Source: an optimization exercise on an open RTL-to-GDS flow (aim: small area, a short achievable clock period and few clock cycles). Production flows keep margins and buffers that such runs may drop. Function was checked by simulation only, so behaviour that the tests miss may differ from the original. Not every run is shown, and edits may drop behaviour that the tests do not exercise.

## design/flow/design.v

```verilog
module mul #(parameter M=8,parameter N=16,parameter logN=4)
(
	input wire clk,
	input wire valid,
	input wire [M*N-1:0]u,
	output reg ready,
	output reg [N*(M+logN)-1:0]y
);
localparam SPLIT = 2;
localparam W = M+logN;
wire [W-1:0] s [0:logN][0:N-1];
reg  [M+SPLIT-1:0] r [0:N-1];
genvar t, i;
generate
	for (i = 0; i < N; i = i + 1) begin : g_in
		assign s[0][i] = {{logN{u[M*i+M-1]}}, u[M*i +: M]};
	end
	for (t = 0; t < logN; t = t + 1) begin : g_stage
		for (i = 0; i < N; i = i + 1) begin : g_bf
			wire [M+t:0] a, b;
			if (t == SPLIT) begin : g_reg
				assign a = {r[i & ~(1<<t)][M+t-1], r[i & ~(1<<t)]};
				assign b = {r[i | (1<<t)][M+t-1], r[i | (1<<t)]};
			end else begin : g_wire
				assign a = s[t][i & ~(1<<t)][M+t:0];
				assign b = s[t][i | (1<<t)][M+t:0];
			end
			wire [M+t:0] v = (i & (1<<t)) ? a - b : a + b;
			assign s[t+1][i] = {{(W-M-t-1){v[M+t]}}, v};
		end
	end
	for (i = 0; i < N; i = i + 1) begin : g_reg
		always @(posedge clk)
			if (valid)
				r[i] <= s[SPLIT][i][M+SPLIT-1:0];
	end
endgenerate
always @(posedge clk)
	if (valid)
		ready <= 1'b1;
integer k;
always @(*)
	for (k = 0; k < N; k = k + 1)
		y[W*k +: W] = s[logN][k];
endmodule
```

## design/flow/run.sh

```bash
#!/bin/bash
# synth_recipe.tcl (not shown) runs the flow's synth.tcl, then flattens the netlist and writes it again
# the make line also repeats each setting of config.mk as NAME=value (left out here)
make -C /OpenROAD-flow-scripts/flow DESIGN_CONFIG=/design/flow/config.mk WORK_HOME=/design/flow/orfs CLKGATE_MAP_FILE= SYNTH_SCRIPT=/design/flow/synth_recipe.tcl finish
```

## design/flow/config.mk

```make
export PLATFORM = sky130hd
export DESIGN_NAME = mul
export DESIGN_NICKNAME = mul
export VERILOG_FILES = /design/flow/design.v
export SDC_FILE = /design/flow/constraint.sdc
export NUM_CORES = 4
export LEC_CHECK = 0
export CAP_MARGIN = 20
export CORE_MARGIN = 2
export CORE_UTILIZATION = 40
export SLEW_MARGIN = 20
```

## design/flow/constraint.sdc

```tcl
create_clock -name core_clock -period 7.5 [get_ports {clk}]
set_input_delay 1.5000 -clock core_clock [delete_from_list [all_inputs] [get_ports {clk}]]
set_output_delay 1.5000 -clock core_clock [all_outputs]
set_load 0.01 [all_outputs]
```

==> run_1/zoom.png <==
Window x 129 to 154, y 72 to 97 um. Cells in gray, sequential cells in the stronger gray; small squares are vias.
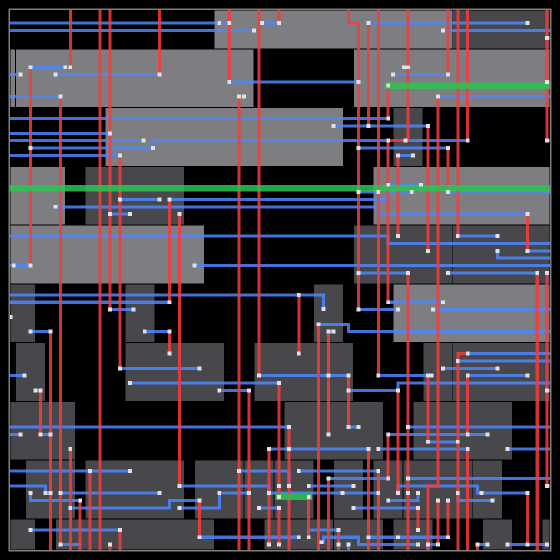
blue -> met1
green -> met3
red -> met2
most frequent = ha_1 (11), inv_1 (7), edfxtp_1 (7)
netlist names of flops here include = `r` (7)
cells with their middle in the window = 36
sequential cells in the window = 7

==> run_1/final_routing.png <==
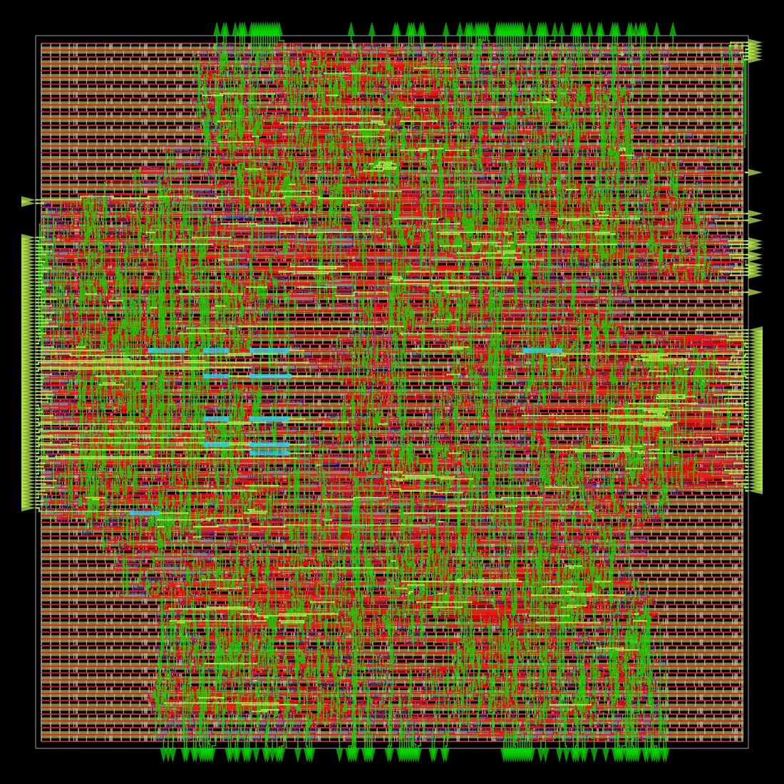
Vias: 26800
met3 WL: 4990 um
Post-Route WL: 89600 um
Wirelength per Cell: 17.8 um

==> impl_metrics.toml, run 1 <==
[clock_tree]
cts_tree = "yes"
cts_hold_buffers = 0
htreeDepth = 4
cts_buffer_depth = 2
cts_resized = 0
clock-sinks = 152
ctsRootBufferMaster = "clkbuf_16"
cts_setup_buffers = 0
numCtsBuffers = 17

[floorplanning]
rows = 102
die_area_um2 = 80200
chipHeight_um = 283
core_um2 = 77300
start_util_pct = 40.3
die_w_um = 283

[yosys]
async_flop_share_pct = 0
syn_inst = 3817
synthAdderAreaFrac_pct = 27.9
ys.flop_type = "edfxtp_1"
muxShareOfSynthArea_pct = 0.104
yosys.cell_types.count = 90
synth_edf_count = 152
synth_xor_xnor_area_share_pct = 14.4
synthSimpleGateAreaFrac_pct = 14.9
synth_compound_area_share_pct = 19.9
synth_common_cells = "ha_1, inv_1, xnor2_1, nor2_1, a21oi_1"
synth_top_family_by_area = "adder cells"
ys_seq_elements = 152
syn_nets = 4605
synth_top_area_share_pct = 23.8
synth.largest_area_cell = "ha_1"
synth.area.top_cells = "ha_1, edfxtp_1, xnor2_1, inv_1, xor2_1"
synth_area_um2 = 31200
seq_area_frac_synth_pct = 14.6
yosys_warnings = 2

[worst_setup_path]
criticalPathCategory = "flip-flop to output pin"
cp-end-kind = "output pin"
arrival_ns = 5.21
crit_family = "compound AO/OA/AOI/OAI gates"
cp_num_buf_inv = 3
cp_max_fo = 11
max_stage_delay_ns = 0.57

[timing]
setup_viol = 0
report.final.slew_viol_count = 0
fin_crit_sh_pct = 89.5
rsz0062_at_grt = "false"
hold_viol = 0
tightestPinTransition_ns = 1.02

[final_layout]
layout-drive-gt1-share_pct = 2.63
finalNetCount = 4761
top_register = "r"
largest_reg_flops = 152
top_regs = "r x152"
area_growth_pct = 13.7

[routing]
met2_length_um = 39500
final_antenna_net_count = 0
vias_per_cell = 5.34
drt-met1-wl_um = 44500
drt_first_pass_iters = 5

[placed_design]
gp_congestion = 0.937
dp_hpwl_um = 76900

[global_routing]
grt_usage_pct = 21.7
grt_start_max_net_pins = 100
grt_pass1_vias = 25000
grt_pass1_wl_um = 140000
gr-total-overflow = 0

[hold_path]
hold_path_class = "input port to flip-flop"

[job]
drv_cap = 0

[status]
status = "timing/DRC/antenna clean"
Testbench counts for the RTL of run 1, summed over its fixed seeds: cycles 800.
==> run_1/port_nets.png <==
Drawn at 1.5 px/um.
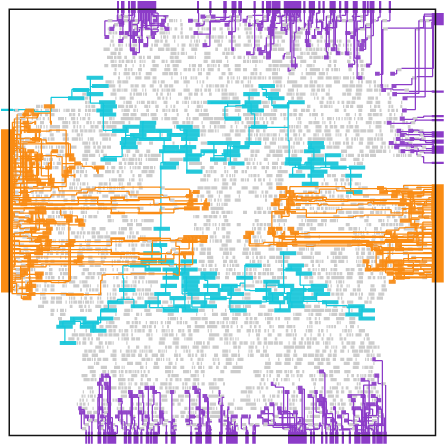
cyan -> `valid`  # bits 1, direction input, edge west, end cells 152, buffers 2, wire 1500 um
orange -> `u`  # bits 128, direction input, edge 80 west, 48 east, end cells 208, buffers 128, wire 7810 um
purple -> `y`  # bits 192, direction output, edge 96 south, 77 north, 19 east, end cells 181, buffers 192, wire 4670 um
IO buf count: 321
IO Pins: 323

-- run 1: final cells by class --
class	count	area [um2]
antenna	1	2.50
tap	1040	1300
clock inverter	11	108
clock buffer	20	437
fill	7765	41900
inverter	462	1730
multi-input combinational	3018	24100
sequential	152	4560
timing repair buffer	322	3220
-- run 1: final timing paths --
kind,depth (start not counted),slack (ns),startpoint,end
min,1,1.64,valid,r[7][5]
max,16,0.79,r[11][0],y[190]
-- run 1: through the flow --
step                area (um2)  cells  setup slack [ns]  hold slack [ns]
floorplan                31200   3817              2.37             1.61
global placement         34900   4994              1.48             2.14
detailed placement       34900   4994              1.27             2.15
CTS                      35500   5025             0.761             1.66
global route             35500   5025             0.353             1.69
finish                   35500   5026             0.790             1.64
-- run 1: metal layers --
metal | vias up | track usage, %
met5 | - | 0
met4 | 24 | 1.89
met3 | 58 | 3.44
met2 | 596 | 34.1
met1 | 12700 | 32.0
li1 | 13400 | -
-- run 1: cells by family (layout without fill, tap and decap cells) --
logic type,Yosys count,after routing
AOI/OAI and AO/OA,900,900
xor gates and xnor gates,512,512
adders and majority gates,658,658
buffers and inverters,647,815
DFF,152,152
muxes,3,3
other,1,2
and+or+nand+nor,944,944
-- run 1: cells in the final DEF, fill, tap and decap left out, types with 106 or more instances in the layout --
master,instances
xnor2_1,340
nor2_1,326
nor2b_1,106
a21oi_1,255
nand2_1,136
ha_1,594
clkdlybuf4s50_1,320
edfxtp_1,152
inv_1,461
xor2_1,172
--- run 2: outline of the changes from run 1 ---
design/flow/design.v: 45 -> 1495 lines; modules unchanged: 0
  mul: edited, 45 -> 1491 lines
  mul_fa: new, 4 lines
==> module mul_fa as of run 2 <==
module mul_fa(input wire a, input wire b, input wire c, output wire s, output wire co);
assign s = a ^ b ^ c;
assign co = (a & b) | (a & c) | (b & c);
endmodule
--- a/design/flow/config.mk
+++ b/design/flow/config.mk
@@ -10,2 +10,4 @@
 export CORE_UTILIZATION = 40
 export SLEW_MARGIN = 20
+export SYNTH_HIERARCHICAL = 1
+export SYNTH_MINIMUM_KEEP_SIZE = 0
==> run_2/final_placement.png <==
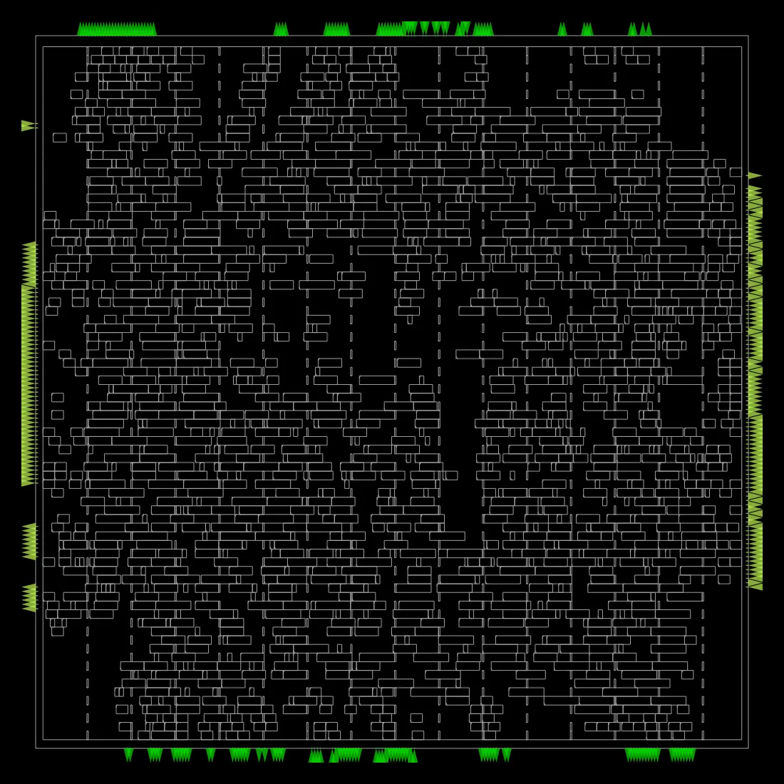
Layout Utilization: 47.0%
Seq cells: 177
# fillers: 4150

==> run_2/density.png <==
Drawn at 1.5 px/um. The die is cut into 22 by 22 equal tiles; white is low, dark blue is high, 0 to 100% covered.
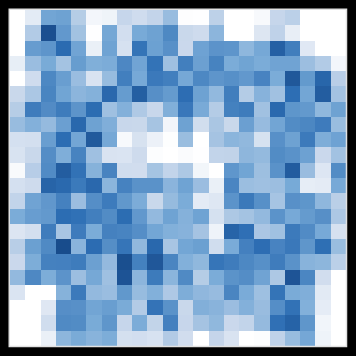
mean over tiles = 43%
fullest tile = 89%
tiles over 75% full = 6.4%

==> run 2 against run 1 <==
Against the previous run: sequential share of layout area rose by 11 points; highest routed layer unchanged; critical endpoint is now y[106]; setup slack gained 0.49 ns.
==> impl_metrics.toml, run 2 <==
[status]
status = "timing/DRC/antenna clean"

[clock_tree]
cts_setup_buffers = 0
ctsRootBufferMaster = "clkbuf_16"
numCtsBuffers = 17
htreeDepth = 4
cts_hold_buffers = 0
cts_buffer_depth = 2
clkSlewWorstSetupHoldPaths_ns = 0.07
cts_tree = "yes"
cts_resized = 0
clock-sinks = 177

[yosys]
seq_area_frac_synth_pct = 27.5
ys_seq_elements = 177
synth_top_area_share_pct = 56.4
yosys.cell_types.count = 6
syn_avg_cell_area_um2 = 15.0
synth_area_um2 = 19300
syn_nets = 1993
synth_edf_count = 177
async_flop_share_pct = 0
ys.flop_type = "edfxtp_1"
synth.area.top_cells = "fa_1, edfxtp_1, buf_4, inv_1, ha_1"
synth.largest_area_cell = "fa_1"
yosysMostFrequentCell = "fa_1"
syn_inst = 1289
yosys_warnings = 7
synth_common_cells = "fa_1, inv_1, buf_4, edfxtp_1, ha_1"

[timing]
setup_ws_ns = 1.28
setup_viol = 0
fin_crit_sh_pct = 83.0
tightestPinTransition_ns = 0.899
report.final.slew_viol_count = 0
rsz0062_at_grt = "false"
hold_viol = 0
max_freq_mhz = 161
slew_headroom_pct = 40.0
fin_tns_setup_ns = 0
fin_crit_ns = 6.22

[global_routing]
antenna_found_initial = 13
grt_start_max_net_pins = 86
grt_pass1_vias = 11200
gr-total-overflow = 0
grt_pass1_wl_um = 69900
grt_usage_pct = 20.0

[floorplanning]
chipHeight_um = 224
die_area_um2 = 50100
rows = 80
start_util_pct = 40.5
io_pins = 323
die_w_um = 224
core_um2 = 47700

[final_layout]
finalNetCount = 2142
final_common_cell = "fa_1"
final_cells = 2073
layout_common_cells = "fa_1, inv_1, clkdlybuf4s50_1"
area_growth_pct = 16.1
layout-drive-gt1-share_pct = 2.34

[routing]
vias_per_cell = 4.39
drt_first_pass_iters = 5
routedWlPerCell_um = 22.5
drt_iter0_markers = 457
vias = 9095
drt_wl_total_um = 46700
drc = 0
final_antenna_net_count = 0

[worst_setup_path]
critPathLaunchType = "flip-flop"
worstPathRequired_ns = 6.00
criticalPathCategory = "flip-flop to output pin"
arrival_ns = 4.72
cp_max_fo = 2
cp-end-kind = "output pin"

[placed_design]
pre_cts_slack_ns = 1.73
gp_congestion = 0.879
placed_cells = 2034
numPortBuffers = 321
dp_hpwl_um = 43000

[job]
drv_cap = 0

[hold_path]
hold_path_class = "input port to flip-flop"
Testbench counts for the RTL of run 2, summed over its fixed seeds: cycles 800.
==> run 2: changes by cell type after synthesis, moves of 181 or more <==
cell	delta
a21oi_1	-255
nor2_1	-326
ha_1	-564
fa_1	+480
xnor2_1	-340
buf_4	+181
==> run 2: per-module statistics from Yosys (local to each module, per instance) <==
module | copies in the design | flops+latches
mul | 1 | 177
mul_fa | 544 | 0
==> run 2: cell type report <==
| type | count | area, um2 | share of cell area, % |
|---|---|---|---|
| Multi-Input combinational cell | 575 | 11300 | 50.2 |
| Tap cell | 615 | 769 | 3.43 |
| Antenna cell | 8 | 20.0 | 0.0892 |
| Clock inverter | 14 | 125 | 0.557 |
| Inverter | 344 | 1290 | 5.75 |
| Sequential cell | 177 | 5320 | 23.7 |
| Clock buffer | 17 | 425 | 1.90 |
| Timing Repair Buffer | 323 | 3230 | 14.4 |
==> run 2: critical path: stages (launching register included) <==
cell	delay, ns
edfxtp_1	0.45
fa_1	0.62
inv_1	0.07
fa_1	0.43
fa_1	0.42
fa_1	0.43
fa_1	0.40
fa_1	0.39
fa_1	0.49
clkdlybuf4s50_1	0.55
==> run 2: worst paths after layout <==
check  start     end  cells after the start
max    rs495  y[106]                      9
min    valid   rk650                      1
==> run 2: kinds of logic after synthesis <==
| family | share of synthesized area [%] |
|---|---|
| fa+ha+maj | 58.3 |
| buf+inv | 14.2 |
| flops | 27.5 |
| other cells | 0.0194 |
==> run 2: metrics by stage <==
step                      instance area, um2  hold slack [ns]
after floorplan                        19300             1.61
after global placement                 21900             2.13
after detailed placement               21900             2.13
after CTS                              22400             1.62
after global routing                   22400             1.64
final                                  22400             1.62
==> run 2: per-layer routing <==
metal,part of all wire [%],track usage [%]
met5,0.14,0
met1,40,24.9
met4,1.6,4.45
met3,6.2,5.40
met2,52,34.9

[re-timing with driven ports]
The results above use ideal ports. As a check the final layouts listed here were re-extracted and re-timed, cells and wires unchanged. Step 1 (the two cells are an assumption about what drives the block):
set clk [get_ports {clk}]
set_driving_cell -lib_cell sky130_fd_sc_hd__clkbuf_16 $clk
set_driving_cell -lib_cell sky130_fd_sc_hd__buf_2 [delete_from_list [all_inputs] $clk]
Step 2 also shifts input and output timing later by t, the mid clock arrival at the registers, as if the neighbouring blocks saw the same clock. Slacks: ideal / step 1 / step 2; pairs: ideal / step 1.
run	t, ns	setup WS [ns]	worst hold slack (ns)	worst slew at a driven data input, ns	pins driven straight from the clock port
run 1	0.506	0.790 / 0.732 / 1.238	1.639 / 1.613 / 2.119	0.13	1
run 2	0.520	1.278 / 1.224 / 1.742	1.619 / 1.598 / 2.117	0.12	1
After both steps every run listed still meets setup and hold.
